Source: an optimization exercise on an open RTL-to-GDS flow (aim: small area and a short achievable clock period). Production flows keep margins and buffers that such runs may drop.
RTL that was checked went through simulation tests only; none was proved equivalent to the original.
The series may have gaps, and a smaller design here may also do less where the tests do not look.
Only the layout flow was run in run 2; the RTL was not checked for function there.

===== flow/run.sh =====
#!/bin/bash
# synth_recipe.tcl (not shown) runs the flow's synth.tcl, then flattens the netlist and writes it again
# the make line also repeats each setting of config.mk as NAME=value (left out here)
make -C /OpenROAD-flow-scripts/flow DESIGN_CONFIG=/design/flow/config.mk WORK_HOME=/design/flow/orfs CLKGATE_MAP_FILE= SYNTH_SCRIPT=/design/flow/synth_recipe.tcl finish

===== flow/config.mk =====
export PLATFORM = sky130hd
export DESIGN_NAME = fir_filter
export DESIGN_NICKNAME = fir_filter
export VERILOG_FILES = /design/flow/design.v
export SDC_FILE = /design/flow/constraint.sdc
export NUM_CORES = 4
export LEC_CHECK = 0
export CAP_MARGIN = 20
export CORE_MARGIN = 2
export CORE_UTILIZATION = 40
export SLEW_MARGIN = 20

===== flow/constraint.sdc =====
create_clock -name core_clock -period 65.0 [get_ports {clk}]
set_input_delay 13.0000 -clock core_clock [delete_from_list [all_inputs] [get_ports {clk}]]
set_output_delay 13.0000 -clock core_clock [all_outputs]
set_load 0.01 [all_outputs]

===== flow/design.v =====
`timescale 1ns / 1ps
module fa(a, b, c, sum, carry);
  input a, b, c;
  output sum, carry;
  assign sum = a ^ b ^ c;
  assign carry = (a & b) + (b & c) + (c & a);
endmodule
`timescale 1ns / 1ps
module rca_8bit(
    input  signed [7:0] A, B,
    input  Cin,
    output signed [7:0] sum,
    output Cout
);
  wire [6:0] carry;
    fa fa0(A[0], B[0], Cin,     sum[0], carry[0]);
    fa fa1(A[1], B[1], carry[0], sum[1], carry[1]);
    fa fa2(A[2], B[2], carry[1], sum[2], carry[2]);
    fa fa3(A[3], B[3], carry[2], sum[3], carry[3]);
    fa fa4(A[4], B[4], carry[3], sum[4], carry[4]);
    fa fa5(A[5], B[5], carry[4], sum[5], carry[5]);
    fa fa6(A[6], B[6], carry[5], sum[6], carry[6]);
    fa fa7(A[7], B[7], carry[6], sum[7], Cout);
endmodule
`timescale 1ns / 1ps
module rca_16bit(
    input  signed [15:0] a,
    input  signed [15:0] b,
    input  c,
    output signed [15:0] sum,
    output carry
);
    wire x;
    rca_8bit b1(a[7:0], b[7:0], c,     sum[7:0],  x);
    rca_8bit b2(a[15:8], b[15:8], x,   sum[15:8], carry);
endmodule
`timescale 1ns / 1ps
module rca_32bit(
  input signed [31:0] a, b,
  input c,
  output signed [31:0] sum,
  output carry
);
    wire x;
    rca_16bit b1(a[15:0],  b[15:0],  c, sum[15:0],  x);
    rca_16bit b2(a[31:16], b[31:16], x, sum[31:16], carry);
endmodule
`timescale 1ns / 1ps
module mul_16bit(A, B, P);
input signed [15:0] A, B;
output signed [31:0] P;
assign P = A * B;
endmodule
`timescale 1ns / 1ps
module dff_16bit (
    input clk,
    input reset,
    input [15:0] d,
    output reg [15:0] q
);
    always @(posedge clk or posedge reset) begin
        if (reset)
            q <= 16'b0;
        else
            q <= d;
    end
endmodule
`timescale 1ns / 1ps
module fir_filter (
    input clk,
    input reset,
    input [15:0] xin,
    output [31:0] yout
);
wire signed [15:0] x[0:63];
wire signed [31:0] p[0:63];
wire signed [31:0] s[0:63];
function signed [15:0] coef;
    input [5:0] idx;
    begin
        case (idx)
        6'd0: coef = 16'h0000;
        6'd1: coef = 16'h0005;
        6'd2: coef = 16'h0000;
        6'd3: coef = 16'hFFFD;
        6'd4: coef = 16'hFFF9;
        6'd5: coef = 16'hFFFA;
        6'd6: coef = 16'h0000;
        6'd7: coef = 16'h000A;
        6'd8: coef = 16'h0012;
        6'd9: coef = 16'h001F;
        6'd10: coef = 16'h0014;
        6'd11: coef = 16'hFFE3;
        6'd12: coef = 16'hFFB6;
        6'd13: coef = 16'hFFA3;
        6'd14: coef = 16'hFFCD;
        6'd15: coef = 16'h0000;
        6'd16: coef = 16'h004C;
        6'd17: coef = 16'h0095;
        6'd18: coef = 16'h0085;
        6'd19: coef = 16'h0000;
        6'd20: coef = 16'hFEAD;
        6'd21: coef = 16'hFCBC;
        6'd22: coef = 16'h17D3;
        6'd23: coef = 16'h17F6;
        6'd24: coef = 16'h17F6;
        6'd25: coef = 16'h17D3;
        6'd26: coef = 16'hFCBC;
        6'd27: coef = 16'hFEAD;
        6'd28: coef = 16'h0000;
        6'd29: coef = 16'h0085;
        6'd30: coef = 16'h0095;
        6'd31: coef = 16'h004C;
        6'd32: coef = 16'h0000;
        6'd33: coef = 16'hFFCD;
        6'd34: coef = 16'hFFA3;
        6'd35: coef = 16'hFFB6;
        6'd36: coef = 16'hFFE3;
        6'd37: coef = 16'h0014;
        6'd38: coef = 16'h001F;
        6'd39: coef = 16'h0012;
        6'd40: coef = 16'h000A;
        6'd41: coef = 16'h0000;
        6'd42: coef = 16'hFFFA;
        6'd43: coef = 16'hFFF9;
        6'd44: coef = 16'hFFFD;
        6'd45: coef = 16'h0000;
        6'd46: coef = 16'h0005;
        6'd47: coef = 16'h0000;
        6'd48: coef = 16'h0000;
        6'd49: coef = 16'h0005;
        6'd50: coef = 16'h0000;
        6'd51: coef = 16'hFFFD;
        6'd52: coef = 16'hFFF9;
        6'd53: coef = 16'hFFFA;
        6'd54: coef = 16'h0000;
        6'd55: coef = 16'h000A;
        6'd56: coef = 16'h0012;
        6'd57: coef = 16'h001F;
        6'd58: coef = 16'h0014;
        6'd59: coef = 16'hFFE3;
        6'd60: coef = 16'h0000;
        6'd61: coef = 16'h0000;
        6'd62: coef = 16'h0000;
        6'd63: coef = 16'h0000;
        default: coef = 16'h0000;
        endcase
    end
endfunction
assign x[0] = xin;
genvar i;
generate
    for (i = 1; i < 64; i = i + 1) begin : shift
        dff_16bit dff_inst (.clk(clk), .reset(reset), .d(x[i-1]), .q(x[i]));
    end
endgenerate
generate
    for (i = 0; i < 64; i = i + 1) begin : muls
        mul_16bit mul_inst (.A(x[i]), .B(coef(i)), .P(p[i]));
    end
endgenerate
assign s[0] = p[0];
generate
    for (i = 1; i < 64; i = i + 1) begin : adders
        rca_32bit add_inst (.a(s[i-1]), .b(p[i]), .c(1'b0), .sum(s[i]), .carry());
    end
endgenerate
assign yout = s[63];
endmodule

==> run_1/m1.png <==
Scale bar: 200 um.
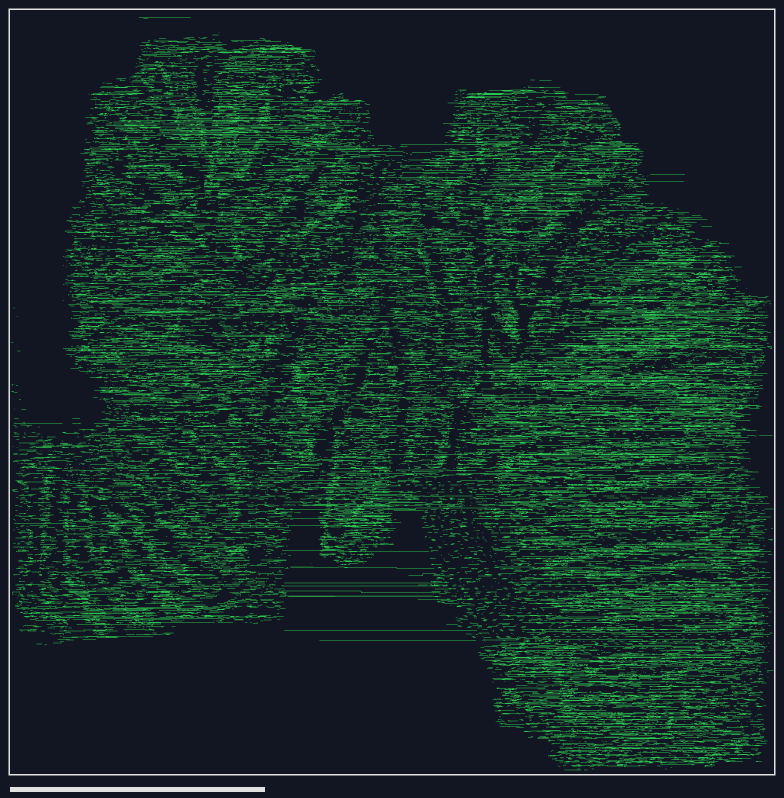
The layer carries 137 mm of wire. The wires run mostly horizontal.

==> run_1/m2.png <==
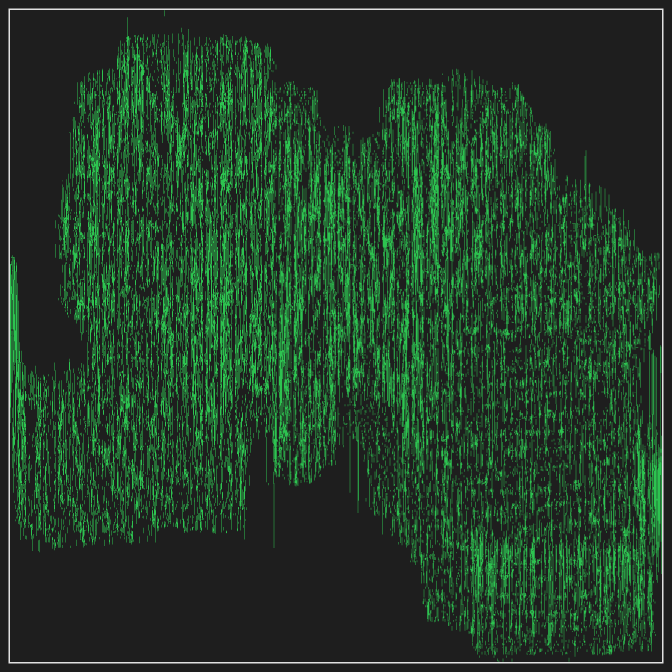
The wires run mostly vertical. 14,939 nets have wire on it. The layer carries 150 mm of wire. The longest straight run is 146 um. The layer holds 50% of the routed length.

==> run_1/m3.png <==
Scale bar: 200 um. Cells faint in the background.
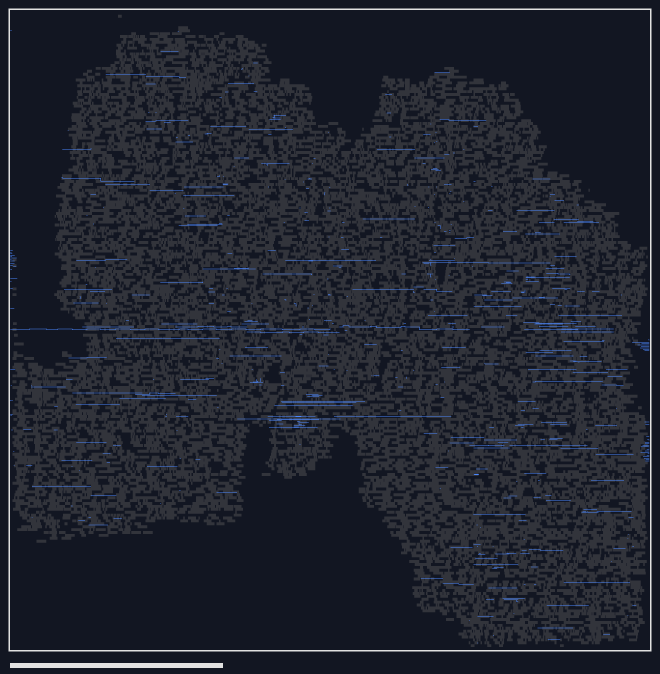
The layer carries 6,870 um of wire. The longest straight run is 110 um. 309 nets have wire on it. The wires run mostly horizontal. The layer holds 2.3% of the routed length.

## run 1: worst max path at each step
stage | startpoint | to | slack (ns)
floorplan | shift[3].dff_inst.q[0]$_DFF_PP0_ | yout[31] | 13.08
global placement | shift[3].dff_inst.q[0]$_DFF_PP0_ | yout[31] | 9.90
detailed placement | shift[3].dff_inst.q[0]$_DFF_PP0_ | yout[31] | 9.79
CTS | shift[3].dff_inst.q[0]$_DFF_PP0_ | yout[31] | 8.86
global route | shift[3].dff_inst.q[0]$_DFF_PP0_ | yout[31] | 7.74
finish | shift[3].dff_inst.q[0]$_DFF_PP0_ | yout[31] | 9.34
## run 1: cells by family (layout without fill, tap and decap cells)
group           Yosys count  count (layout)
flops                   944             944
xor+xnor                860             860
buf+inv                3152            3449
fa+ha+maj              5194            5194
simple gates           1156            1156
mux                      19              19
other cells               0               2
compound gates         1456            1456
## run 1: routing by layer
layer  share of wire [%]  wire [um]  GRT usage [%]
met1                  46     137000           23.9
met2                  50     150000           31.0
met3                 2.3       6870           1.52
met4                 2.3       6870           3.78
met5                   0          0              0
## run 1: cell type report
| type | count | share of cell area, % |
|---|---|---|
| multi-input cells | 8685 | 69.6 |
| flip-flops and latches | 944 | 15.4 |
| inverters | 3107 | 7.60 |
| well taps | 4730 | 3.85 |
| clock buffers | 166 | 2.36 |
| clock inverters | 73 | 0.621 |
| repair buffers | 103 | 0.604 |
| diodes | 2 | 0.00326 |
## run 1: placed cells by master (no fill, tap or decap), types with 100 or more instances in the layout
| master | instances |
|---|---|
| a21o_1 | 124 |
| a21oi_1 | 481 |
| clkbuf_16 | 135 |
| dfrtp_1 | 944 |
| fa_1 | 2519 |
| ha_1 | 2675 |
| inv_1 | 3096 |
| nand2_1 | 236 |
| nand2b_1 | 138 |
| nand3_1 | 115 |
| nor2_1 | 275 |
| nor2b_1 | 100 |
| nor3_1 | 118 |
| o21ai_0 | 264 |
| o21ai_1 | 108 |
| o21bai_1 | 118 |
| xnor2_1 | 488 |
| xor2_1 | 327 |
==> impl_results.md, run 1 <==
- Avg Cell Area, Syn: 11.1 um^2
- Setup WS post-layout: 9.34 ns
- Vias: 83,700
- Yosys top cell by area: fa_1
- CP delay by family, top: adder cells
- Worst hold path type: flop to flop
- CTS Buf Count: 134
- Slew @ Worst Pin: 0.994 ns
- Crit path depth: 101
- CTS tree: done
- Register area: 23,600 um^2
- WHS Endpoint: shift[42].dff_inst.q[9]$_DFF_PP0_
- PortBufs: 49
- Syn Inst Count: 12,800
- Synth top area share: 35.5%
- Synth Area in XOR/XNOR: 5.43%
- Ys Warns: 2
- Row count: 218
- Fin crit share: 85.6%
- Register bit total from synthesis: 944
- CP Capture Type: output port
- Required time worst endpoint: 52.00 ns
- PostCTS Resize Cnt: 0
- Worst Path Buf+Inv: 9
- Fmax: 0.0180 GHz
- First-pass GRT wire length: 502,000 um
- Worst path most repeated cell: fa_1
- Drt wl/cell: 16.9 um
- Count of hold buffers inserted by post-cts repair: 0
- Cell Area, Synth: 142,000 um^2
- # DRC: 0
- Top post-synthesis cells by area: fa_1 35%, ha_1 24%, dfrtp_1 17%
- Post-route cell area: 154,000 um^2
- Placed cell area: 149,000 um^2
- DR pass1 iterations: 8
- Cells on worst reg2reg path: 0
- Post-DP HPWL: 261,000 um
- Final setup viols: 0
- Largest net degree at the start of global routing: 170
- Post-synth top flop: dfrtp_1
- Largest family of logic cells by synthesized area: adder cells
- Max reg flops: 944
- Routed vias/inst: 4.70
- Clk pin slew, worst setup/hold paths: 0.06 ns
- Place WS: 9.79 ns
- Top post-synthesis cells by count: 3,097 x inv_1, 2,675 x ha_1, 2,519 x fa_1, 944 x dfrtp_1, 510 x xnor2_1
- CP Launch Type: flop
- Max-Slew Margin vs Limit: 33.7%
- RSZ-0062 raised after global routing: no
- Hold Vio Cnt, Final: 0
- Top reg by flops: shift.dff_inst.q
- WHS Path Cells: 0
- Layout cells sized above 1: 2.84%
- Async SR Flop Fraction: 100%
- Clk Latency, worst-skew pair: 0.86 ns
- H-Tree Depth: 4
- Die Span Y: 600 um
- Critical path type: flop to output port
- Simple-gate area share of the yosys netlist: 4.03%
- Final Util: 43.5%
- CTS Root Buffer Type: clkbuf_16
- Largest registers: shift.dff_inst.q x944
- Area growth, synth to finish: 8.08%
- Initial core utilization: 40.2%
- Status: timing/DRC/antenna clean
- Synth Net Count: 18,000
- Min Tclk post-route: 55.66 ns
- Clock Path Buffers: 4
- Placed cell count: 17,600
- Worst Skew: 0.0549 ns
- Crit path DAT: 42.66 ns
- Finished Layout Cells: 17,800
- Setup_tns: 0 ns
- Reg2Reg Setup Slack: 63.94 ns
- Final WL: 301,000 um
- Min-delay src: shift[41].dff_inst.q[9]$_DFF_PP0_
- Die area: 360,000 um^2
- Worst path slowest cell: clkdlybuf4s50_1
- Detailed Route Iter0 Violations: 3,439
- Nets: 18,200
- Synth Area in Adders: 59.0%
- Post-route ant nets: 0
- Count leader, synth: inv_1
- Routability cong.: 0.854
- EDFF count, synth: 0
- CTS Sinks: 944
- CP Max Fanout: 4
- Worst r2r dst: shift[2].dff_inst.q[15]$_DFF_PP0_
- Initial antenna violation count: 6
- Fillcell total: 33,300
- Max Cap Violations: 0
- Die Width: 600 um
- Total gr overflow: 0
- Reg2reg start: shift[1].dff_inst.q[15]$_DFF_PP0_
- Tot GR Track Use: 17.7%
- Complex-gate fraction of the synthesized area: 6.36%
- Post-CTS Setup Repair Bufs: 0
- IO Pins: 50
--- run 2: outline of the changes from run 1 ---
flow/design.v: 169 -> 3810 lines; modules unchanged: 6
  fir_filter: edited, 101 -> 3702 lines
  p_aoi21: new, 5 lines
  p_maj3: new, 5 lines
  p_nand2: new, 5 lines
  p_nor2: new, 5 lines
  p_oai21: new, 5 lines
  p_xnor2: new, 5 lines
  p_xor2: new, 5 lines
  ha: new, 6 lines
==> module p_nor2 as of run 2 <==
module p_nor2 (a, b, y);
  input a, b;
  output y;
  assign y = ~(a | b);
endmodule
==> module p_nand2 as of run 2 <==
module p_nand2 (a, b, y);
  input a, b;
  output y;
  assign y = ~(a & b);
endmodule
==> module p_xnor2 as of run 2 <==
module p_xnor2 (a, b, y);
  input a, b;
  output y;
  assign y = ~(a ^ b);
endmodule
==> module p_oai21 as of run 2 <==
module p_oai21 (a, b, c, y);
  input a, b, c;
  output y;
  assign y = ~((a | b) & c);
endmodule
==> module p_xor2 as of run 2 <==
module p_xor2 (a, b, y);
  input a, b;
  output y;
  assign y = a ^ b;
endmodule
==> module p_maj3 as of run 2 <==
module p_maj3 (a, b, c, y);
  input a, b, c;
  output y;
  assign y = (a & b) | (a & c) | (b & c);
endmodule
==> module ha as of run 2 <==
module ha (a, b, sum, carry);
  input a, b;
  output sum, carry;
  assign sum = a ^ b;
  assign carry = a & b;
endmodule
==> module p_aoi21 as of run 2 <==
module p_aoi21 (a, b, c, y);
  input a, b, c;
  output y;
  assign y = ~((a & b) | c);
endmodule
==> flow/flow/run.sh (new file) <==
#!/bin/bash
# The standard layout (standard.sh), unchanged except that the port
# buffers that global placement inserts are buf_2 cells instead of the
# weakest (delay) buffer: flow/port_buffers.tcl runs before global placement
# and only marks the delay buffers and buf_1/clkbuf_1 don't-use for that step.
set -euo pipefail
export PRE_GLOBAL_PLACE_TCL="$(pwd)/flow/port_buffers.tcl"
bash standard.sh > standard_flow.log 2>&1
==> flow/flow/port_buffers.tcl (new file) <==
# Sourced by ORFS global_place.tcl just before buffer_ports: buffer_ports takes
# the weakest buffer that is not don't-use, so hide the delay cells and the
# size-1 buffers for this step; it then inserts sky130_fd_sc_hd__buf_2.
set_dont_use [get_lib_cells {sky130_fd_sc_hd__clkdlybuf4s* sky130_fd_sc_hd__dlygate* sky130_fd_sc_hd__dlymetal* sky130_fd_sc_hd__clkbuf_1 sky130_fd_sc_hd__buf_1}]
==> flow/standard.sh (new file) <==
#!/bin/bash
# synth_recipe.tcl (not shown) runs the flow's synth.tcl, then flattens the netlist and writes it again
# the make line also repeats each setting of config.mk as NAME=value (left out here)
make -C /OpenROAD-flow-scripts/flow DESIGN_CONFIG=/design/flow/config.mk WORK_HOME=/design/flow/orfs CLKGATE_MAP_FILE= SYNTH_SCRIPT=/design/flow/synth_recipe.tcl "${@:-finish}"
--- a/flow/config.mk
+++ b/flow/config.mk
@@ -8,4 +8,9 @@
 export CAP_MARGIN = 20
 export CORE_MARGIN = 2
-export CORE_UTILIZATION = 40
+export CORE_UTILIZATION = 60
+export CTS_BUF_LIST = sky130_fd_sc_hd__clkbuf_8
+export CTS_CLUSTER_DIAMETER = 60
+export CTS_CLUSTER_SIZE = 16
 export SLEW_MARGIN = 20
+export SYNTH_HIERARCHICAL = 1
+export SYNTH_MINIMUM_KEEP_SIZE = 0
removed: flow/run.sh
==> impl_results.md, run 2 <==
- Status: timing/DRC/antenna clean
- Ys Warns: 7
- Cells on worst reg2reg path: 38
- Initial antenna violation count: 2
- Syn Inst Count: 3,981
- CTS Buf Count: 85
- Synth Net Count: 5,032
- # DRC: 0
- Clock Path Buffers: 3
- Post-CTS Setup Repair Bufs: 0
- CTS Sinks: 1,011
- Clk Latency, worst-skew pair: 0.74 ns
- Max Cap Violations: 0
- Required time worst endpoint: 65.61 ns
- CP Capture Type: flop
- Synth top area share: 39.4%
- CTS Root Buffer Type: clkbuf_8
- Die area: 85,100 um^2
- Register bit total from synthesis: 1,011
- Worst path slowest cell: o21ai_1
- Fmax: 0.0691 GHz
- Avg Cell Area, Syn: 12.5 um^2
- RSZ-0062 raised after global routing: no
- Nets: 5,077
- Max reg flops: 31
- PortBufs: 49
- Min Tclk post-route: 14.46 ns
- Largest family of logic cells by synthesized area: adder cells
- Fillcell total: 6,282
- Count leader, synth: dfxtp_1
- Crit path DAT: 15.07 ns
- Critical path type: primary input to flop
- Complex-gate fraction of the synthesized area: 1.98%
- Worst path most repeated cell: xor2_1
- Async SR Flop Fraction: 3.36%
- Count of hold buffers inserted by post-cts repair: 0
- Layout cells sized above 1: 6.93%
- Setup_tns: 0 ns
- PostCTS Resize Cnt: 0
- CP delay by family, top: compound AO/OA/AOI/OAI gates
- Initial core utilization: 60.6%
- Routability cong.: 0.923
- Reg2Reg Setup Slack: 50.68 ns
- Simple-gate area share of the yosys netlist: 9.03%
- Vias: 26,800
- EDFF count, synth: 0
- Final setup viols: 0
- WHS Endpoint: d18[12]$_DFF_P_
- Die Span Y: 292 um
- Max-Slew Margin vs Limit: 21.2%
- Clk pin slew, worst setup/hold paths: 0.09 ns
- Hold Vio Cnt, Final: 0
- Cell Area, Synth: 49,700 um^2
- CP Max Fanout: 5
- IO Pins: 50
- Top post-synthesis cells by area: dfxtp_1 39%, fa_1 39%, nor2_1 4.4%
- Post-DP HPWL: 100,000 um
- Worst hold path type: flop to flop
- Detailed Route Iter0 Violations: 1,629
- Slew @ Worst Pin: 1.18 ns
- Commonest non-fill, non-tap cell in the layout: dfxtp_1
- Top post-synthesis cells by count: 977 x dfxtp_1, 968 x fa_1, 581 x nor2_1, 559 x nand2_1, 289 x inv_1
[run 2: worst max-delay path by stage]
stage,endpoint,cells past startpoint,slack [ns]
after floorplan,yr[30]$_DFF_PP0_,9,50.52
after global placement,yr[30]$_DFF_PP0_,10,49.95
after detailed placement,yr[30]$_DFF_PP0_,10,49.91
after CTS,yout[25],1,50.55
after global routing,rb22$_DFF_P_,38,50.29
final,yr[30]$_DFF_PP0_,10,50.54
[run 2: Yosys stat by module, one instance, submodules excluded]
module,flip-flops and latches,cells
p_nor2,0,1
p_xor2,0,1
p_maj3,0,1
fa,0,1
p_aoi21,0,1
p_oai21,0,1
fir_filter,1011,2418
ha,0,1
p_xnor2,0,1
p_nand2,0,1
[run 2: cell type report]
cell class	count	area (um^2)	area share [%]
multi-input combinational	2580	27800	52.8
clock buffer	89	1220	2.33
inverter	289	1080	2.06
timing repair buffer	59	368	0.699
sequential	1011	20400	38.8
antenna	2	5.00	0.00951
tap	1070	1340	2.54
clock inverter	42	370	0.704
[run 2: layer usage]
layer  vias up  GRT usage (%)  routed length, um
met4         2           6.81               2740
met5         -              0                 13
met2       657           49.0              59100
li1      12000              -                  -
met1     14000           41.8              52000
met3       158           4.81               6190
[run 2: kinds of logic (layout without fill, tap and decap cells)]
group / after synthesis / in the layout
AO/OA/AOI/OAI: 151 / 151
other: 2 / 4
AND/OR/NAND/NOR: 1173 / 1173
XOR/XNOR: 206 / 206
buffers and inverters: 390 / 479
flip-flops: 1011 / 1011
adder cells (fa/ha/maj): 1048 / 1048
[run 2: stage by stage]
step,area (um^2),util (%),setup WS (ns),cells
2_1_floorplan,49700,-,50.52,3981
3_3_place_gp,51000,62.2,49.95,5008
3_5_place_dp,51000,62.2,49.91,5008
4_1_cts,52600,64.1,50.55,5139
5_1_grt,52600,64.2,50.29,5141
6_report,52600,64.2,50.54,5142
[run 2: worst reg2reg max path: cells and delay by family (launching register included)]
family | cells | cell delay (ns)
buffers and inverters | 2 | 0.10
XOR/XNOR | 9 | 1.95
flip-flops | 1 | 0.33
adder cells (fa/ha/maj) | 27 | 11.82
==> run_2/m3.png <==
Scale bar: 100 um. Cells faint in the background.
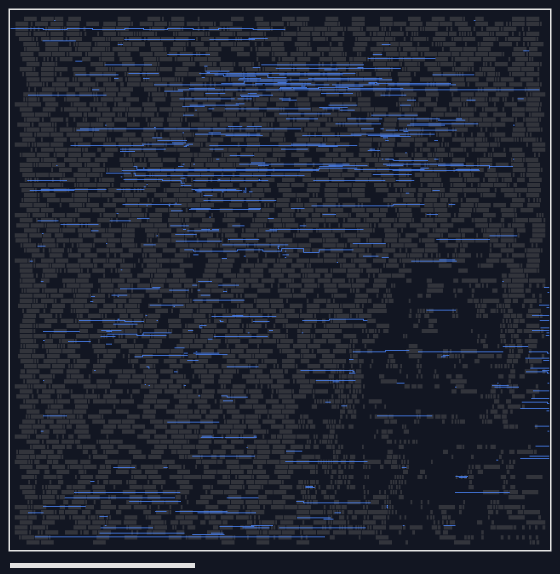
The layer holds 5.1% of the routed length. 266 nets have wire on it.

==> run_2/m1.png <==
Scale bar: 100 um.
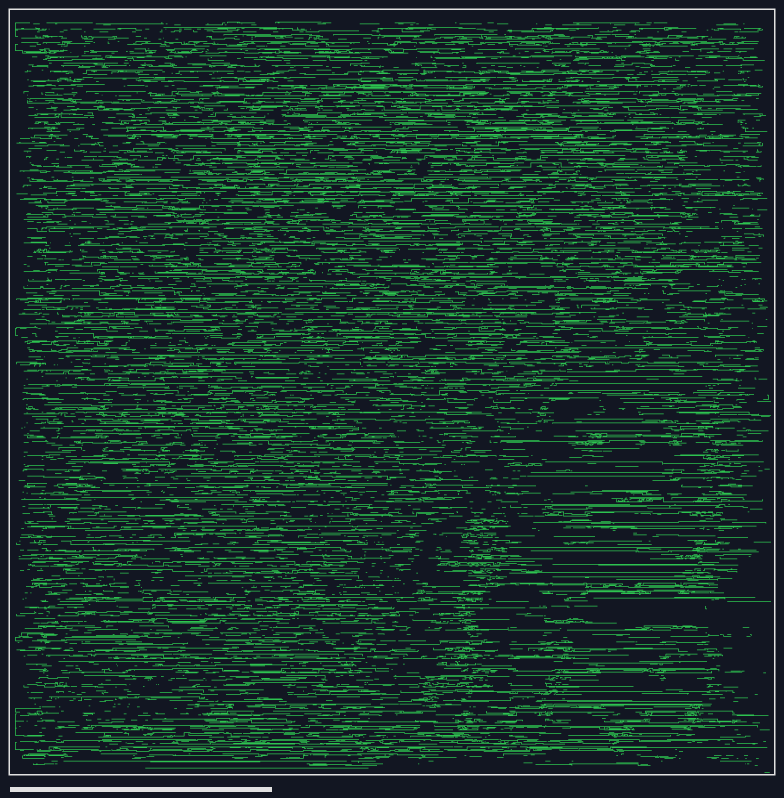
The longest straight run is 127 um. 4,893 nets have wire on it. The wires run mostly horizontal. The layer carries 52.0 mm of wire. The layer holds 43% of the routed length.

==> run_2/m2.png <==
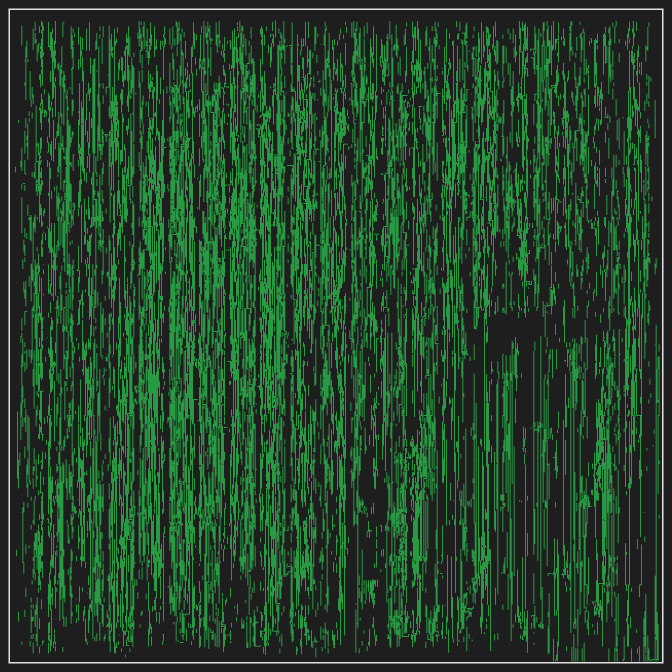
The longest straight run is 141 um. 4,469 nets have wire on it. The layer carries 59.1 mm of wire. The layer holds 49% of the routed length.

[afterwards: timing with drivers on the ports]
How much do the figures lean on ideal ports? The routed layouts below were timed once more, with nothing changed but the port constraints. Step 1: set_driving_cell puts a clkbuf_16 on clk and a buf_2 on each other input, an assumption about the parent block. Step 2 adds t to the input delays and takes it off the output delays; t is the mean of the earliest and latest rising clock arrival at the registers after step 1. Input paths then give back, and output paths get back, about the clock's delay inside the block. Three values: no drivers, after step 1, after step 2; two values: the first two.
run | t (ns) | slack for setup (ns) | hold WS [ns] | worst setup path after step 2
run 1 | 0.923 | 9.337 / 9.233 / 10.156 | 0.316 / 0.316 / 0.316 | register to output
run 2 | 0.785 | 50.535 / 50.576 / 49.790 | 0.365 / 0.365 / 0.365 | input to register
After both steps setup and hold are still met in every run listed. For run 2, which loses most, drivers alone change the setup slack by +0.041 ns; drivers and shift together by -0.745 ns.
